Source: an optimization exercise on an open RTL-to-GDS flow (aim: small area, a short achievable clock period and few clock cycles). Production flows keep margins and buffers that such runs may drop. Only simulation tests tie the RTL to the original design; equivalence was not proved.

==> images/routed.png <==
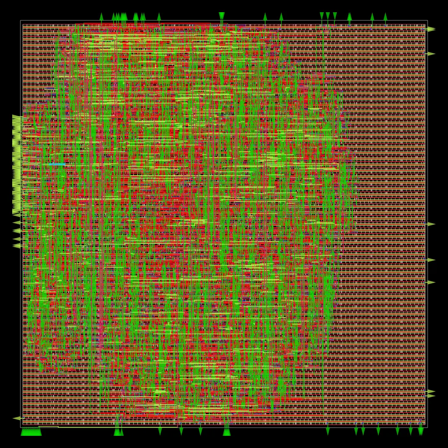
==> images/class_map.png <==
Scale: 1.5 px per um.
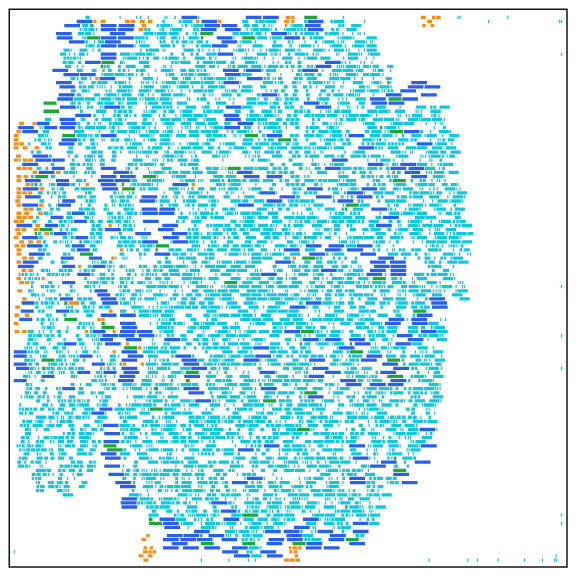
==> images/floorplan.png <==
Scale: 1 px per um. Pins as bars on the die edge. Tap cells in gray.
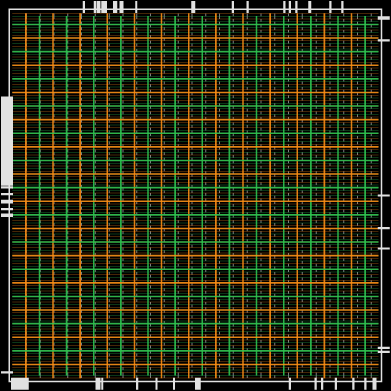
==> images/layers.png <==
Scale: 1.5 px per um.
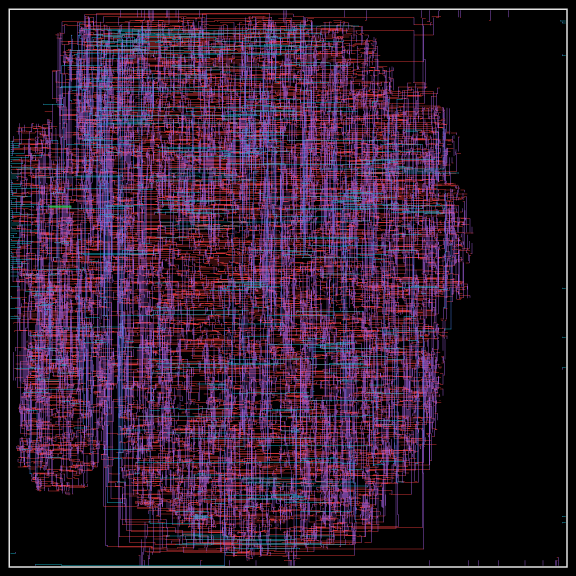
==> images/top_view.png <==
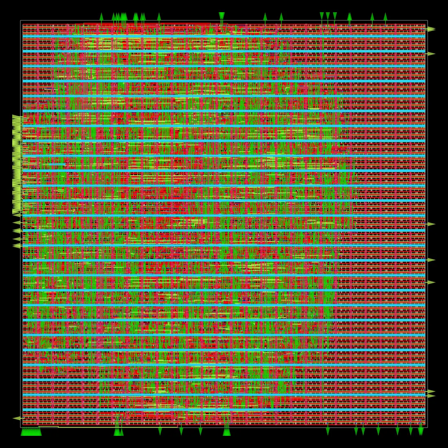
==> design/flow/design.v <==
`timescale 1ns / 1ps
module convnet(
        input                   CLK,
        input                   rst_n,
        input                   FLAGA,
        input                   FLAGD,
        output wire [1:0]       FIFOADR,
        output wire             pktend,
        output                  SLWR,
        output                  SLRD,
        output                  SLOE,
        input  [15:0]           FDATA_in,
        output [15:0]           FDATA_out,
        output                  FDATA_oe,
        input  [31:0]           data_o,
        input                   stall_o,
        input                   sdram_ack,
        output                  stb_i,
        output                  we_i,
        output [3:0]            sel_i,
        output                  cyc_i,
        output [31:0]           addr_i,
        output [31:0]           data_i
);
    localparam READ_TO_SDRAM = 4'b0000;
    localparam FIRST_CONV = 4'b0001;
    localparam FIRST_POOL = 4'b0010;
    localparam SECOND_CONV = 4'b0011;
    localparam SECOND_POOL = 4'b0100;
    localparam GATHER_PATCH = 4'b0101;
    localparam GATHER_KERNEL = 4'b0110;
    localparam GATHER_POOL = 4'b0111;
    localparam CONV = 4'b1000;
    localparam MAXPOOL = 4'b1001;
    localparam SELECT_WRITE_FIFO = 4'b1010;
    localparam WRITE_TO_USB = 4'b1011;
    localparam PKTEND = 4'b1100;
    localparam END = 4'b1101;
    localparam FIRST_CONV_BORDER = 5'd7;
    localparam SECOND_CONV_BORDER = 5'd1;
    localparam FIRST_POOL_BORDER = 5'd6;
    localparam SECOND_POOL_BORDER = 5'd0;
    function [1:0] conv_bias_i;
        input [3:0] k;
        begin
            conv_bias_i = (k < 4'd3) ? 2'd0 : (k < 4'd6) ? 2'd1 : 2'd2;
        end
    endfunction
    function [1:0] conv_bias_j;
        input [3:0] k;
        begin
            case (k)
                4'd1, 4'd4, 4'd7: conv_bias_j = 2'd1;
                4'd2, 4'd5, 4'd8: conv_bias_j = 2'd2;
                default:          conv_bias_j = 2'd0;
            endcase
        end
    endfunction
    function [1:0] pool_bias_i;
        input [3:0] k;
        begin
            pool_bias_i = {1'b0, k[1]};
        end
    endfunction
    function [1:0] pool_bias_j;
        input [3:0] k;
        begin
            pool_bias_j = {1'b0, k[0]};
        end
    endfunction
    reg [4:0] idx_i;
    reg [4:0] idx_j;
    reg [3:0] current_state;
    reg [3:0] next_state;
    reg [15:0] KERNELS[8:0];
    reg [15:0] PATCHES[8:0];
    wire [15:0] CONV_RESULT;
    wire [15:0] POOL_RESULT;
    wire read_ack;  
    wire read_sdram_slrd;
    wire read_sdram_sloe;
    wire read_sdram_slwr;
    wire [1:0] read_sdram_fifoadr;
    wire [15:0] read_sdram_fdata;
    wire [31:0] read_sdram_data_i;
    wire read_sdram_stb_i;
    wire read_sdram_we_i;
    wire [3:0] read_sdram_sel_i;
    wire read_sdram_cyc_i;
    wire [31:0] read_sdram_addr_i;
    reg convnet_slrd;
    reg convnet_sloe;
    reg convnet_slwr;
    reg [1:0] convnet_fifoadr;
    reg [15:0] convnet_fdata;
    reg [31:0] convnet_data_i;
    reg convnet_stb_i;
    reg convnet_we_i;
    reg [3:0] convnet_sel_i;
    reg convnet_cyc_i;
    reg [31:0] convnet_addr_i;
    reg out_slrd;
    reg out_sloe;
    reg out_slwr;
    reg [1:0] out_fifoadr;
    reg out_pktend;
    reg [31:0] out_data_i;
    reg out_stb_i;
    reg out_we_i;
    reg [3:0] out_sel_i;
    reg out_cyc_i;
    reg [31:0] out_addr_i;
    assign SLRD = out_slrd;
    assign SLOE = out_sloe;
    assign SLWR = out_slwr;
    assign FIFOADR = out_fifoadr;
    assign FDATA_out = POOL_RESULT;
    assign FDATA_oe = (FLAGD == 1'b1 & (current_state == SELECT_WRITE_FIFO| current_state == WRITE_TO_USB));
    assign pktend = out_pktend;
    assign data_i = out_data_i;
    assign stb_i = out_stb_i;
    assign we_i = out_we_i;
    assign sel_i = out_sel_i;
    assign cyc_i = out_cyc_i;
    assign addr_i = out_addr_i;
    reg LAYER;
    reg [4:0] kernel_idx;
    reg [4:0] kernel_bias;
    reg [2:0] kernel_cyc_cnt;  
    reg [3:0] patch_idx;
    reg [2:0] patch_cyc_cnt;
    reg [2:0] gather_pool_cyc_cnt;
    conv_3_3 convmodule(
        .CLK(CLK),
        .rst_n(rst_n),
        .PATCH({PATCHES[0],PATCHES[1],PATCHES[2],PATCHES[3],PATCHES[4],PATCHES[5],PATCHES[6],PATCHES[7],PATCHES[8]}),
        .KERNEL({KERNELS[0],KERNELS[1],KERNELS[2],KERNELS[3],KERNELS[4],KERNELS[5],KERNELS[6],KERNELS[7],KERNELS[8]}),
        .RESULT(CONV_RESULT)
    );
    maxpool poolmodule(
        .CLK(CLK),
        .rst_n(rst_n),
        .PATCH({PATCHES[0],PATCHES[1],PATCHES[2],PATCHES[3]}),
        .RESULT(POOL_RESULT)
    );
    read_to_sdram readsdrammodule(
        .CLKOUT(CLK),
        .rst_n(rst_n),
        .FLAGA(FLAGA),
        .SLWR(read_sdram_slwr),
        .SLRD(read_sdram_slrd),
        .SLOE(read_sdram_sloe),
        .FIFOADR(read_sdram_fifoadr),
        .FDATA(FDATA_in),
        .data_o(data_o),
        .sdram_ack(sdram_ack),
        .stall_o(stall_o),
        .read_ack(read_ack),
        .data_i(read_sdram_data_i),
        .stb_i(read_sdram_stb_i),
        .we_i(read_sdram_we_i),
        .sel_i(read_sdram_sel_i),
        .cyc_i(read_sdram_cyc_i),
        .addr_i(read_sdram_addr_i)
    );
    always @(*) begin
        case (current_state)
            READ_TO_SDRAM:begin
                if(read_ack == 1'b1)begin
                    next_state = GATHER_KERNEL;
                end
                else begin
                    next_state = READ_TO_SDRAM;
                end
            end
            FIRST_CONV:begin
                if (idx_i > FIRST_CONV_BORDER) begin
                    next_state = FIRST_POOL;
                end
                else begin
                    next_state = GATHER_PATCH;
                end
            end 
            FIRST_POOL:begin
                if (idx_i > FIRST_POOL_BORDER) begin
                    next_state = GATHER_KERNEL;  
                end
                else begin
                    next_state = GATHER_POOL;
                end
            end 
            SECOND_CONV:begin
                if (idx_i > SECOND_CONV_BORDER) begin
                    next_state = SECOND_POOL;
                end
                else begin
                    next_state = GATHER_PATCH;
                end
            end 
            SECOND_POOL:begin
                if (idx_i > SECOND_POOL_BORDER) begin
                    next_state = WRITE_TO_USB;  
                end
                else begin
                    next_state = GATHER_POOL;
                end                
            end 
            GATHER_PATCH:begin
                if ((patch_idx == 4'd8)&&(patch_cyc_cnt == 3'd3))begin
                    next_state = CONV;
                end
                else begin
                    next_state = GATHER_PATCH;
                end
            end 
            GATHER_KERNEL:begin
                if ((kernel_idx == 5'd8)&&(kernel_cyc_cnt == 3'd3))begin
                    next_state = GATHER_PATCH;
                end
                else begin
                    next_state = GATHER_KERNEL;
                end
            end 
            GATHER_POOL:begin
                if ((patch_idx == 4'd3)&&(gather_pool_cyc_cnt == 3'd3))begin
                    next_state = MAXPOOL;
                end
                else begin
                    next_state = GATHER_POOL;
                end
            end 
            CONV:begin
                if(sdram_ack == 1'b1) begin
                    if(LAYER == 1'b0)begin
                        next_state = FIRST_CONV;
                    end
                    else begin
                        next_state = SECOND_CONV;
                    end
                end
                else begin
                    next_state = CONV;
                end
            end 
            MAXPOOL:begin
                if(sdram_ack == 1'b1) begin
                    if(LAYER == 1'b0)begin
                        next_state = FIRST_POOL;
                    end
                    else begin
                        next_state = SECOND_POOL;
                    end
                end
                else begin
                    next_state = MAXPOOL;
                end                
            end 
            SELECT_WRITE_FIFO:begin
                if (FLAGD == 1'b1)begin
                    next_state = WRITE_TO_USB;
                end
                else begin
                    next_state = SELECT_WRITE_FIFO;
                end
            end
            WRITE_TO_USB:begin
                if (FLAGD == 1'b0) begin
                    next_state = WRITE_TO_USB;
                end
                else begin
                    next_state = PKTEND;
                end
            end 
            PKTEND: begin
                next_state = END;
            end
            END: begin
                next_state = END;
            end
            default: begin
                next_state = END;
            end
        endcase
    end
    always @(posedge CLK or negedge rst_n) begin
        if (rst_n == 1'b0)
            current_state <= READ_TO_SDRAM;
        else
            current_state <= next_state;
    end
    always @(*) begin
        if(current_state == READ_TO_SDRAM)begin
            out_data_i = read_sdram_data_i;
            out_stb_i = read_sdram_stb_i;
            out_we_i = read_sdram_we_i;
            out_sel_i = read_sdram_sel_i;
            out_cyc_i = read_sdram_cyc_i;
            out_addr_i = read_sdram_addr_i;
        end
        else begin
            out_data_i = convnet_data_i;
            out_stb_i = convnet_stb_i;
            out_we_i = convnet_we_i;
            out_sel_i = convnet_sel_i;
            out_cyc_i = convnet_cyc_i;
            out_addr_i = convnet_addr_i;            
        end
    end
    always @(*) begin
        if(current_state == READ_TO_SDRAM)begin
            out_slwr = read_sdram_slwr;
            out_sloe = read_sdram_sloe;
            out_slrd = read_sdram_slrd;
            out_fifoadr = read_sdram_fifoadr;
        end
        else begin
            out_slwr = convnet_slwr;
            out_sloe = convnet_sloe;
            out_slrd = convnet_slrd;
            out_fifoadr = convnet_fifoadr;
        end
    end
    always @(*) begin
        case(current_state)
            GATHER_KERNEL:begin
                if(kernel_cyc_cnt == 3'd3)begin
                    convnet_stb_i=1'b0;
                    convnet_cyc_i=1'b0;
                end
                else begin
                    convnet_stb_i=1'b1;
                    convnet_cyc_i=1'b1;
                end
                convnet_data_i= 32'h0;
                convnet_we_i=1'b0;
                convnet_sel_i=4'b0011;
                convnet_addr_i= {27'd0,kernel_bias}+{27'd0,kernel_idx};
            end
            GATHER_PATCH:begin
                if(patch_cyc_cnt == 3'd3)begin
                    convnet_stb_i=1'b0;
                    convnet_cyc_i=1'b0;
                end
                else begin
                    convnet_stb_i=1'b1;
                    convnet_cyc_i=1'b1;
                end
                convnet_data_i= 32'h0;
                convnet_we_i=1'b0;
                convnet_sel_i=4'b0011;
                convnet_addr_i= 32'd18+({27'd0,idx_i} + {30'd0,conv_bias_i(patch_idx)})*32'd10+({27'd0,idx_j} + {30'd0,conv_bias_j(patch_idx)});
            end
            CONV:begin
                convnet_stb_i=1'b1;
                convnet_cyc_i=1'b1;
                convnet_data_i= {16'd0, CONV_RESULT};
                convnet_we_i=1'b1;
                convnet_sel_i=4'b0011;
                convnet_addr_i= 32'd18+{27'd0,idx_i}*32'd10+{27'd0,idx_j};
            end
            GATHER_POOL:begin
                if(gather_pool_cyc_cnt == 3'd3)begin
                    convnet_stb_i=1'b0;
                    convnet_cyc_i=1'b0;
                end
                else begin
                    convnet_stb_i=1'b1;
                    convnet_cyc_i=1'b1;
                end
                convnet_data_i= 32'h0;
                convnet_we_i=1'b0;
                convnet_sel_i=4'b0011;
                convnet_addr_i= 32'd18+({27'd0,idx_i} + {30'd0,pool_bias_i(patch_idx)})*32'd10+({27'd0,idx_j} + {30'd0,pool_bias_j(patch_idx)});
            end
            MAXPOOL:begin
                convnet_stb_i=1'b1;
                convnet_cyc_i=1'b1;
                convnet_data_i= {16'd0, POOL_RESULT};
                convnet_we_i=1'b1;
                convnet_sel_i=4'b0011;
                convnet_addr_i= 32'd18+{28'd0,idx_i[4:1]}*32'd10+{28'd0,idx_j[4:1]}; 
            end
            default: begin
                convnet_stb_i=1'b0;
                convnet_cyc_i=1'b0;
                convnet_data_i= 32'h0;
                convnet_we_i=1'b0;
                convnet_sel_i=4'b0000;
                convnet_addr_i= 32'd0;
            end
        endcase
    end
    always @(*) begin
        case (current_state)
            SELECT_WRITE_FIFO:begin
                convnet_fifoadr = 2'b01;
                convnet_slwr = 1'b1;
                convnet_slrd = 1'b1;
                convnet_sloe = 1'b1;
                out_pktend = 1'b1;
            end
            WRITE_TO_USB:begin
                convnet_fifoadr = 2'b01;
                convnet_slwr = ~FLAGD;
                convnet_slrd = 1'b1;
                convnet_sloe = 1'b1;
                out_pktend = 1'b1;
            end
            PKTEND: begin
                convnet_fifoadr = 2'b01;
                convnet_slwr = 1'b1;
                convnet_slrd = 1'b1;
                convnet_sloe = 1'b1;
                out_pktend = 1'b0;
            end
            default: begin
                convnet_fifoadr = 2'b01;
                convnet_slwr = 1'b1;
                convnet_slrd = 1'b1;
                convnet_sloe = 1'b1;
                out_pktend = 1'b1;
            end
        endcase
    end
    always @(posedge CLK or negedge rst_n) begin
        if (rst_n == 1'b0) begin
            kernel_cyc_cnt <= 3'd0;
            kernel_idx <= 5'd0;
            kernel_bias <= 5'd0;
            LAYER <= 1'b0;
            patch_cyc_cnt <= 3'd0;
            patch_idx <= 4'd0;
            gather_pool_cyc_cnt <= 3'd0;
        end
        else
        case (current_state)
            GATHER_KERNEL:begin
                if(kernel_cyc_cnt == 3'd3)begin
                    kernel_cyc_cnt <= 0;
                    kernel_idx <= kernel_idx + 5'd1;
                end
                else begin
                    kernel_cyc_cnt <= sdram_ack ? 3'd3 : kernel_cyc_cnt;
                end
            end 
            GATHER_PATCH:begin
                if(patch_cyc_cnt == 3'd3)begin
                    patch_cyc_cnt <= 0;
                    if (patch_idx == 4'd8)begin
                        patch_idx <= 4'd0;
                    end
                    else begin
                        patch_idx <= patch_idx + 4'd1;
                    end
                end
                else begin
                    patch_cyc_cnt <= sdram_ack ? 3'd3 : patch_cyc_cnt;
                end
            end 
            GATHER_POOL:begin
                if(gather_pool_cyc_cnt == 3'd3)begin
                    gather_pool_cyc_cnt <= 0;
                    if (patch_idx == 4'd3)begin
                        patch_idx <= 4'd0;
                    end
                    else begin
                        patch_idx <= patch_idx + 4'd1;
                    end
                end
                else begin
                    gather_pool_cyc_cnt <= sdram_ack ? 3'd3 : gather_pool_cyc_cnt;
                end
            end 
            FIRST_POOL: begin
                if(next_state == GATHER_KERNEL) begin
                    kernel_idx <= 5'd0;
                    kernel_bias <= 5'd9;
                    LAYER <= 1'd1;
                end
            end
            default: begin
            end
        endcase
    end
    always @(posedge CLK) begin
        case (current_state)
            GATHER_KERNEL: begin
                if(kernel_cyc_cnt == 3'd0 && sdram_ack) begin
                    KERNELS[kernel_idx[3:0]] <= data_o[15:0];
                end
            end
            GATHER_PATCH:begin
                if(patch_cyc_cnt == 3'd0 && sdram_ack) begin
                    PATCHES[patch_idx[3:0]] <= data_o[15:0];
                end
            end
            GATHER_POOL:begin
                if(gather_pool_cyc_cnt == 3'd0 && sdram_ack) begin
                    PATCHES[patch_idx[3:0]] <= data_o[15:0];
                end
            end
            default: begin
            end
        endcase
    end
    always @(posedge CLK or negedge rst_n) begin
        if (rst_n == 1'b0) begin
            idx_i <= 5'd0;
            idx_j <= 5'd0;
        end
        else
        case (current_state)
            CONV: begin
                if (next_state == FIRST_CONV) begin
                    if(idx_j == FIRST_CONV_BORDER) begin
                        idx_i <= idx_i + 5'd1;
                        idx_j <= 5'd0;
                    end
                    else begin
                        idx_j <= idx_j + 5'd1;
                    end
                end
                else if (next_state == SECOND_CONV) begin
                    if(idx_j == SECOND_CONV_BORDER) begin
                        idx_i <= idx_i + 5'd1;
                        idx_j <= 5'd0;
                    end
                    else begin
                        idx_j <= idx_j + 5'd1;
                    end
                end
            end 
            FIRST_CONV: begin
                if(next_state == FIRST_POOL) begin
                    idx_i <= 5'd0;
                    idx_j <= 5'd0;
                end
            end
            FIRST_POOL: begin
                if(next_state == GATHER_KERNEL) begin
                    idx_i <= 5'd0;
                    idx_j <= 5'd0;
                end
            end
            SECOND_CONV: begin
                if(next_state == SECOND_POOL) begin
                    idx_i <= 5'd0;
                    idx_j <= 5'd0;
                end
            end
            MAXPOOL: begin
                if (next_state == FIRST_POOL) begin
                    if(idx_j == FIRST_POOL_BORDER) begin
                        idx_i <= idx_i + 5'd2;
                        idx_j <= 5'd0;
                    end
                    else begin
                        idx_j <= idx_j + 5'd2;
                    end
                end
                else if (next_state == SECOND_POOL) begin
                    if(idx_j == SECOND_POOL_BORDER) begin
                        idx_i <= idx_i + 5'd2;
                        idx_j <= 5'd0;
                    end
                    else begin
                        idx_j <= idx_j + 5'd2;
                    end                    
                end
            end
            default: begin
            end
        endcase
    end
endmodule
`timescale 1ns / 1ps
module conv_3_3
(
    CLK,
	 rst_n,
	 PATCH,
	 KERNEL,
	 RESULT
    );
    input CLK;
    input rst_n;
    input  wire [9*16-1:0] PATCH;
    input  wire [9*16-1:0] KERNEL;
    output wire [15:0] RESULT;
    reg [15:0] reg_output;
    assign RESULT = reg_output;
    reg [15:0] PIXELS [8:0];
    reg [15:0] KERNEL_WEIGHT [8:0];
    reg [15:0] TEMP_RES [8:0];
	 always @(*) begin 
	     {PIXELS[0],PIXELS[1],PIXELS[2],PIXELS[3],PIXELS[4],PIXELS[5],PIXELS[6],PIXELS[7],PIXELS[8]}=PATCH;
	     {KERNEL_WEIGHT[0],KERNEL_WEIGHT[1],KERNEL_WEIGHT[2],KERNEL_WEIGHT[3],KERNEL_WEIGHT[4],KERNEL_WEIGHT[5],KERNEL_WEIGHT[6],KERNEL_WEIGHT[7],KERNEL_WEIGHT[8]}=KERNEL;
	 end
	 always @(*) begin 
	     TEMP_RES[0] = PIXELS[0]*KERNEL_WEIGHT[0];
	     TEMP_RES[1] = PIXELS[1]*KERNEL_WEIGHT[1];
	     TEMP_RES[2] = PIXELS[2]*KERNEL_WEIGHT[2];
	     TEMP_RES[3] = PIXELS[3]*KERNEL_WEIGHT[3];
	     TEMP_RES[4] = PIXELS[4]*KERNEL_WEIGHT[4];
	     TEMP_RES[5] = PIXELS[5]*KERNEL_WEIGHT[5];
	     TEMP_RES[6] = PIXELS[6]*KERNEL_WEIGHT[6];
	     TEMP_RES[7] = PIXELS[7]*KERNEL_WEIGHT[7];
	     TEMP_RES[8] = PIXELS[8]*KERNEL_WEIGHT[8];
	 end
	 integer i;
	 always @(*) begin 
        reg_output = 0;
        for(i=0; i < 9; i=i+1)
            reg_output = reg_output + TEMP_RES[i];
	 end
endmodule
`timescale 1ns/1ps
module maxpool
(
    CLK,
    rst_n,
    PATCH,
    RESULT
);
    localparam DATAWIDTH = 16;
    input CLK;
    input rst_n;
    input  wire [4*DATAWIDTH-1:0] PATCH;
    output wire [DATAWIDTH-1:0] RESULT;
    reg [DATAWIDTH-1:0] PIXELS[3:0];
    reg [DATAWIDTH-1:0] RES;
    reg [DATAWIDTH-1:0] TEMP_RES1;
    reg [DATAWIDTH-1:0] TEMP_RES2;
    assign RESULT=RES;
    always @(*) begin
        {PIXELS[0],PIXELS[1],PIXELS[2],PIXELS[3]} = PATCH;
    end
    always @(*) begin
        if(PIXELS[0] < PIXELS[1])begin
            TEMP_RES1 = PIXELS[1];
        end
        else begin
            TEMP_RES1 = PIXELS[0];
        end
    end
    always @(*) begin
        if(PIXELS[2] < PIXELS[3])begin
            TEMP_RES2 = PIXELS[3];
        end
        else begin
            TEMP_RES2 = PIXELS[2];
        end
    end
    always @(*) begin
        if(TEMP_RES1 < TEMP_RES2)begin
            RES = TEMP_RES2;
        end
        else begin
            RES = TEMP_RES1;
        end
    end
endmodule
`timescale 1ns / 1ps
module read_to_sdram(
        input                   CLKOUT,
        input                   rst_n,
        input                   FLAGA,  
        output                  SLWR,
        output                  SLRD,
        output                  SLOE,
        output  wire [ 1: 0]    FIFOADR,
		output  wire [ 3: 0]    LED,
		output  wire [ 2: 0]    cstate, 
        input   wire [15: 0]    FDATA,
        output wire             read_ack,
        input  [31:0]           data_o,
        input                   stall_o,
        input                   sdram_ack,
        output                  stb_i,
        output                  we_i,
        output [3:0]            sel_i,
        output                  cyc_i,
        output [31:0]           addr_i,
        output [31:0]           data_i
    );
    localparam IDLE = 3'b000;
    localparam SELECT_READ_FIFO = 3'b001;
    localparam READ_DATA = 3'b010;
    localparam WRITE_TO_SDRAM = 3'b011;
    localparam NUM_TO_READ = 118;
    reg [2: 0] current_state;
    reg [2: 0] next_state;
    reg [15:0] DATA;
    reg next_SLWR;
    reg next_SLRD;
    reg next_SLOE;
    reg [1:0] next_FIFOADR;
    wire next_read_ack;
    reg stb_n;
    reg we_n;
    reg [3:0] sel_n;
    reg cyc_n;
    reg [31:0] addr_n;
    reg [31:0] data_n;
    reg [15:0] cnt;
    assign SLWR = next_SLWR;
    assign SLRD = next_SLRD;
    assign SLOE = next_SLOE;
    assign LED[2:0] = next_state;
    assign LED[3] = FLAGA;
    assign cstate = current_state;
    assign FIFOADR = next_FIFOADR;
    assign stb_i = stb_n;
    assign we_i = we_n;
    assign sel_i = sel_n;
    assign cyc_i =  cyc_n;
    assign addr_i = addr_n;
    assign data_i = data_n;
    assign read_ack = next_read_ack;
    assign next_read_ack = (current_state == SELECT_READ_FIFO) && (cnt == NUM_TO_READ);
    always @(*) begin
        case(current_state)
            IDLE:begin
                if(FLAGA == 1'b1)begin
                    next_state = SELECT_READ_FIFO;
                end
                else begin
                    next_state = IDLE;
                end
            end
            SELECT_READ_FIFO:begin
                if(cnt == NUM_TO_READ)begin
                    next_state = SELECT_READ_FIFO;
                end
                else if(FLAGA == 1'b0)begin
                    next_state = IDLE;
                end
                else begin
                    next_state = READ_DATA;
                end
            end
            READ_DATA:begin
                next_state = WRITE_TO_SDRAM;
            end
            WRITE_TO_SDRAM:begin
                if(sdram_ack == 1'b1)begin
                    next_state = SELECT_READ_FIFO;
                end
                else begin
                    next_state = WRITE_TO_SDRAM;
                end
            end
            default:begin
                next_state = IDLE;
            end
        endcase
    end
    always @(*) begin
        case (current_state)
            IDLE:begin
                next_SLWR = 1'b1;
                next_SLRD = 1'b1;
                next_SLOE = 1'b1;
            end 
            SELECT_READ_FIFO:begin
                next_SLWR = 1'b1;
                next_SLRD = 1'b1;
                next_SLOE = ~FLAGA;
            end
            READ_DATA:begin
                next_SLWR = 1'b1;
                next_SLRD = ~FLAGA;
                next_SLOE = ~FLAGA;                
            end
            WRITE_TO_SDRAM:begin
                next_SLWR = 1'b1;
                next_SLRD = 1'b1;
                next_SLOE = 1'b1;
            end
            default: begin
                next_SLWR = 1'b1;
                next_SLRD = 1'b1;
                next_SLOE = 1'b1;                
            end
        endcase
    end
    always @(*) begin
        if(current_state == IDLE)begin
            next_FIFOADR[1:0] = 2'b00;  
        end
        else begin
            next_FIFOADR[1:0] = 2'b00;
        end
    end
    always@(posedge CLKOUT, negedge rst_n) begin
        if(rst_n == 1'b0)begin
            current_state <= IDLE;
        end
        else begin
            current_state <= next_state;
        end
    end
    always@(posedge CLKOUT, negedge rst_n)begin
        if(rst_n == 1'b0)begin
            cnt <= 16'd0;
        end
        else if((next_state == SELECT_READ_FIFO) &&(current_state == WRITE_TO_SDRAM))begin
            cnt <= cnt + 16'b1;
        end
    end
    always@(posedge CLKOUT)begin
		  if((next_state == READ_DATA) && !((next_state == SELECT_READ_FIFO) &&(current_state == WRITE_TO_SDRAM))) begin
		      if (FLAGA == 1'b1) begin
		          DATA <= FDATA;
				end
		  end
    end
    always @(*) begin
        case (current_state)
            WRITE_TO_SDRAM:begin
                stb_n = 1'b1;  
                cyc_n = 1'b1;  
                addr_n = {16'd0,cnt};  
                data_n = {16'd0,DATA};
                sel_n = 4'b0011;
                we_n = 1'b1;
            end
            default:begin
                stb_n = 1'b0;  
                cyc_n = 1'b0;  
                addr_n = 32'h0;  
                data_n = 32'h0;
                sel_n = 4'b0000;
                we_n = 1'b1;
            end 
        endcase
    end
endmodule
==> design/flow/run.sh <==
#!/bin/bash
# synth_recipe.tcl (not shown) runs the flow's synth.tcl, then flattens the netlist and writes it again
# the make line also repeats each setting of config.mk as NAME=value (left out here)
make -C /OpenROAD-flow-scripts/flow DESIGN_CONFIG=/design/flow/config.mk WORK_HOME=/design/flow/orfs CLKGATE_MAP_FILE= SYNTH_SCRIPT=/design/flow/synth_recipe.tcl finish
==> design/flow/config.mk <==
export PLATFORM = sky130hd
export DESIGN_NAME = convnet
export DESIGN_NICKNAME = convnet
export VERILOG_FILES = /design/flow/design.v
export SDC_FILE = /design/flow/constraint.sdc
export NUM_CORES = 4
export LEC_CHECK = 0
export CAP_MARGIN = 20
export CORE_MARGIN = 2
export CORE_UTILIZATION = 40
export PLACE_DENSITY = 0.6
export SLEW_MARGIN = 20
==> design/flow/constraint.sdc <==
create_clock -name core_clock -period 20.0 [get_ports {CLK}]
set_input_delay 4.0000 -clock core_clock [delete_from_list [all_inputs] [get_ports {CLK}]]
set_output_delay 4.0000 -clock core_clock [all_outputs]
set_load 0.01 [all_outputs]
==> impl_metrics.toml <==
[die]
start_util_pct = 40.32
taps = 1768
io_pins = 148
dieArea_sq_mm = 0.1375

[final_layout]
final_layout_size_suffix_gt1_share_pct = 2.411
regArea_sq_mm = 0.01025
comb.multi_input.count = 3644
antennaDiodeCount = 1
fin_nets = 6879
fin_cells = 7162
seq_cells = 349
bufAreaShareNonClock_pct = 2.134
final-clk-cell-share_pct = 2.325
largest_class = "multi-input combinational cells"
n_all_buffers = 133
area_growth_pct = 7.426
n_all_inverters = 1191
nFillCells = 12948
multi_input_area_share_pct = 66.24
multiInputGateArea_sq_mm = 0.03829
clock_buffers = 48

[timing]
setup_viol = 0
post-route-period-util_pct = 77.85
min_period_ns = 15.57
hold_violations = 0
slew_viol_final = 0
fin_tns_setup_ns = 0
clock_skew_ns = 0.04851
whs_ns = 0.5278
worstMarginPinSlew_ns = 1.153
max_freq_mhz = 64.22
rsz0062_at_grt = "no"
max-slew-margin-rel_pct = 23.13

[routing]
first_iter_violations = 2659
via_per_inst = 5.067
drt_first_pass_iters = 6
route.detailed.drc = 0
drtAntennaViolNets = 0

[synthesis]
yosysUniqueCellTypes = 72
yosysTopAreaCell = "fa_1"
syn_area_sq_mm = 0.05381
ys.flop_type = "edfxtp_1"
synth.area.top_cells = "fa_1 34%, edfxtp_1 17%, ha_1 13%"
yosysMostFrequentCell = "inv_1"
synthSimpleGateAreaFrac_pct = 14.12
synthDominantCellAreaShare_pct = 34.26
synth-compound-area-share_pct = 3.348
synth_enable_flop_cells = 304
synth_fa_ha_area_share_pct = 46.89
async_flop_share_pct = 12.89
yosysWarningCount = 8
ys_seq_area_share_pct = 19.06
netlist_instances = 5368
ys_ff_latch = 349
synth_top_family_by_area = "adder cells"
syn_area_per_cell_sq_um = 10.02
yosys-top-cells-count = "1191 x inv_1, 921 x fa_1, 667 x nand2_1, 646 x and2_1, 543 x ha_1"
muxShareOfSynthArea_pct = 0.7301
synth_xor_area_share_pct = 5.738

[critical_path]
r2r_setup_slack_ns = 15.71
crit_arrival_ns = 11.57
path_class = "reg2out"
cp.required_ns = 16.00
crit_path_start_kind = "flip-flop"
path_common_cell = "fa_1"
slowest_delay_ns = 0.91
path_max_fanout = 12
endpoint_kind = "output pin"
slowest_stage = "edfxtp_1"

[grt]
top_usage_layer = "met2"
antenna_found_initial = 6
grt_start_max_net_pins = 27
grt_pass1_vias = 39396
grtUsageMet2_pct = 40.80
grt_pass1_wl_mm = 250.5
grtUsageMet3_pct = 3.889
grt_use_met1_pct = 32.32
overflow = 0

[clocking]
cts_max_level = 2
tritoncts = "done"
clk_latency_ns = 0.63
cts_resized = 0
clockBufferDepth = 3
cts_setup_buffers = 0
cts_sinks = 349
ctsHoldBuffers = 0
clock-root-buffer = "clkbuf_16"
numCtsBuffers = 42
cts.reportedPaths.clkPinSlew_ns = 0.06

[place]
dp_hpwl_mm = 131.3
dp.cells = 7085
io_buffer_count = 95
gp_congestion = 0.9480

[outcome]
status = "timing/DRC/antenna clean"

[run]
drv_cap = 0

[worst_hold_path]
hp-class = "reg2reg"
Testbench counts, summed over its fixed seeds: cycles 138,870.
Notes on routed.png above:
met3 WL: 10.39 mm
Highest Signal Layer: met5

Notes on class_map.png above:
legend:
  blue:
    class: registers
    cells: 349
    share_of_their_area: 18%
  cyan:
    class: remaining logic cells
    cells: 4835
    share_of_their_area: 77%
  green:
    class: clock drivers and dummy loads
    cells: 76
    share_of_their_area: 2.4%
  orange:
    class: remaining buffers and delay cells
    cells: 133
    share_of_their_area: 2.2%
core area: 0.1335 sq mm
std cell rows: 134
sequential share of cell area: 17.74%
post-layout util: 43.32%

Notes on floorplan.png above:
legend:
  green:
    net: VDD
  orange:
    net: VSS
met1 rails: 135
signal pins: 148
tap cells: 1768
met4 straps: 26
rows: 134
Die Y-Extent: 370.8 um

Notes on layers.png above:
legend:
  blue:
    layer: M4
    wire_length: 7750 um
  cyan:
    layer: M3
    wire_length: 10400 um
  purple:
    layer: M2
    wire_length: 77.9 mm
  green:
    layer: M5
    wire_length: 12.9 um
  red:
    layer: M1
    wire_length: 69.1 mm
final wirelength: 165.1 mm
gr usage total: 24.65%
wire per inst: 23.05 um
via count: 36292

Notes on top_view.png above:
Chip Width: 370.8 um
final instance area: 0.05781 sq mm

sequential cells by signal, summed over array words and instances (netlist names), 2 cells and up:
signal and flops:
KERNELS 144, PATCHES 144, readsdrammodule.DATA 16, readsdrammodule.cnt 16, idx_i 5, idx_j 5
kernel_idx 5, current_state 4, patch_idx 4, readsdrammodule.current_state 2
placed cells by master (no fill, tap or decap), types with 43 or more instances in the layout:
master / synthesis / routed
and2_1: 646 / 645
xnor2_1: 283 / 283
nor2_1: 58 / 56
inv_1: 1191 / 1191
fa_1: 921 / 921
dfrtp_1: 45 / 45
clkbuf_16: 0 / 43
edfxtp_1: 304 / 304
a21oi_1: 46 / 46
ha_1: 543 / 543
clkdlybuf4s50_1: 0 / 92
a21o_1: 44 / 44
xor2_1: 67 / 67
nand2_1: 667 / 667
worst max-delay path, delay by kind of cell (launching register included):
family | cells | cell delay, ns
adders and majority gates | 12 | 6.27
xor gates and xnor gates | 9 | 2.34
DFF | 1 | 0.91
buffers and inverters | 7 | 0.87
AOI/OAI and AO/OA | 1 | 0.34
and+or+nand+nor | 1 | 0.17
metrics by stage:
| step | area (sq um) | util (%) | setup slack (ns) |
|---|---|---|---|
| 5_1_grt | 57810 | 43.32 | 4.141 |
| 6_report | 57810 | 43.32 | 4.429 |
| 2_1_floorplan | 53940 | - | 7.449 |
| 3_3_place_gp | 56430 | 42.29 | 5.277 |
| 3_5_place_dp | 56460 | 42.30 | 5.216 |
| 4_1_cts | 57800 | 43.31 | 4.466 |
final timing paths:
path | start | end | cells after the start
max | PATCHES[3][6] | data_i[15] | 30
min | readsdrammodule.cnt[10] | readsdrammodule.cnt[10] | 1
max reg2reg | idx_i[1] | idx_i[2] | 12
min reg2reg | readsdrammodule.cnt[10] | readsdrammodule.cnt[10] | 1
max in group asynchronous | rst_n | kernel_idx[0] | 2
min in group asynchronous | rst_n | current_state[2] | 1
routing by layer:
layer | vias to the layer above | share of wire [%]
li1 | 16130 | -
met1 | 18733 | 42
met2 | 1153 | 47
met3 | 274 | 6.3
met4 | 2 | 4.7
met5 | - | 0.0073

-- re-timing with driven ports --
No port has a modelled driver above. Below, the same layout with a new extraction and two added sets of constraints.
Step 1, drivers: a clkbuf_16 drives CLK and a buf_2 each remaining input, both assumed.
Step 2, shift: input delay + t, output delay - t, t = (earliest + latest rising clock arrival at the registers) / 2. This alone moves slack from input paths to output paths.
Three values: ideal, step 1, step 2; two values: the first two.
t (ns): 0.671
slack for setup (ns): 4.429 / 4.359 / 5.031
hold slack, ns: 0.528 / 0.528 / 0.528
clock arrival spread, ns: 0.053 / 0.053
After both steps this run still meets setup and hold. For this run, drivers alone change the setup slack by -0.070 ns; drivers and shift together by +0.602 ns.
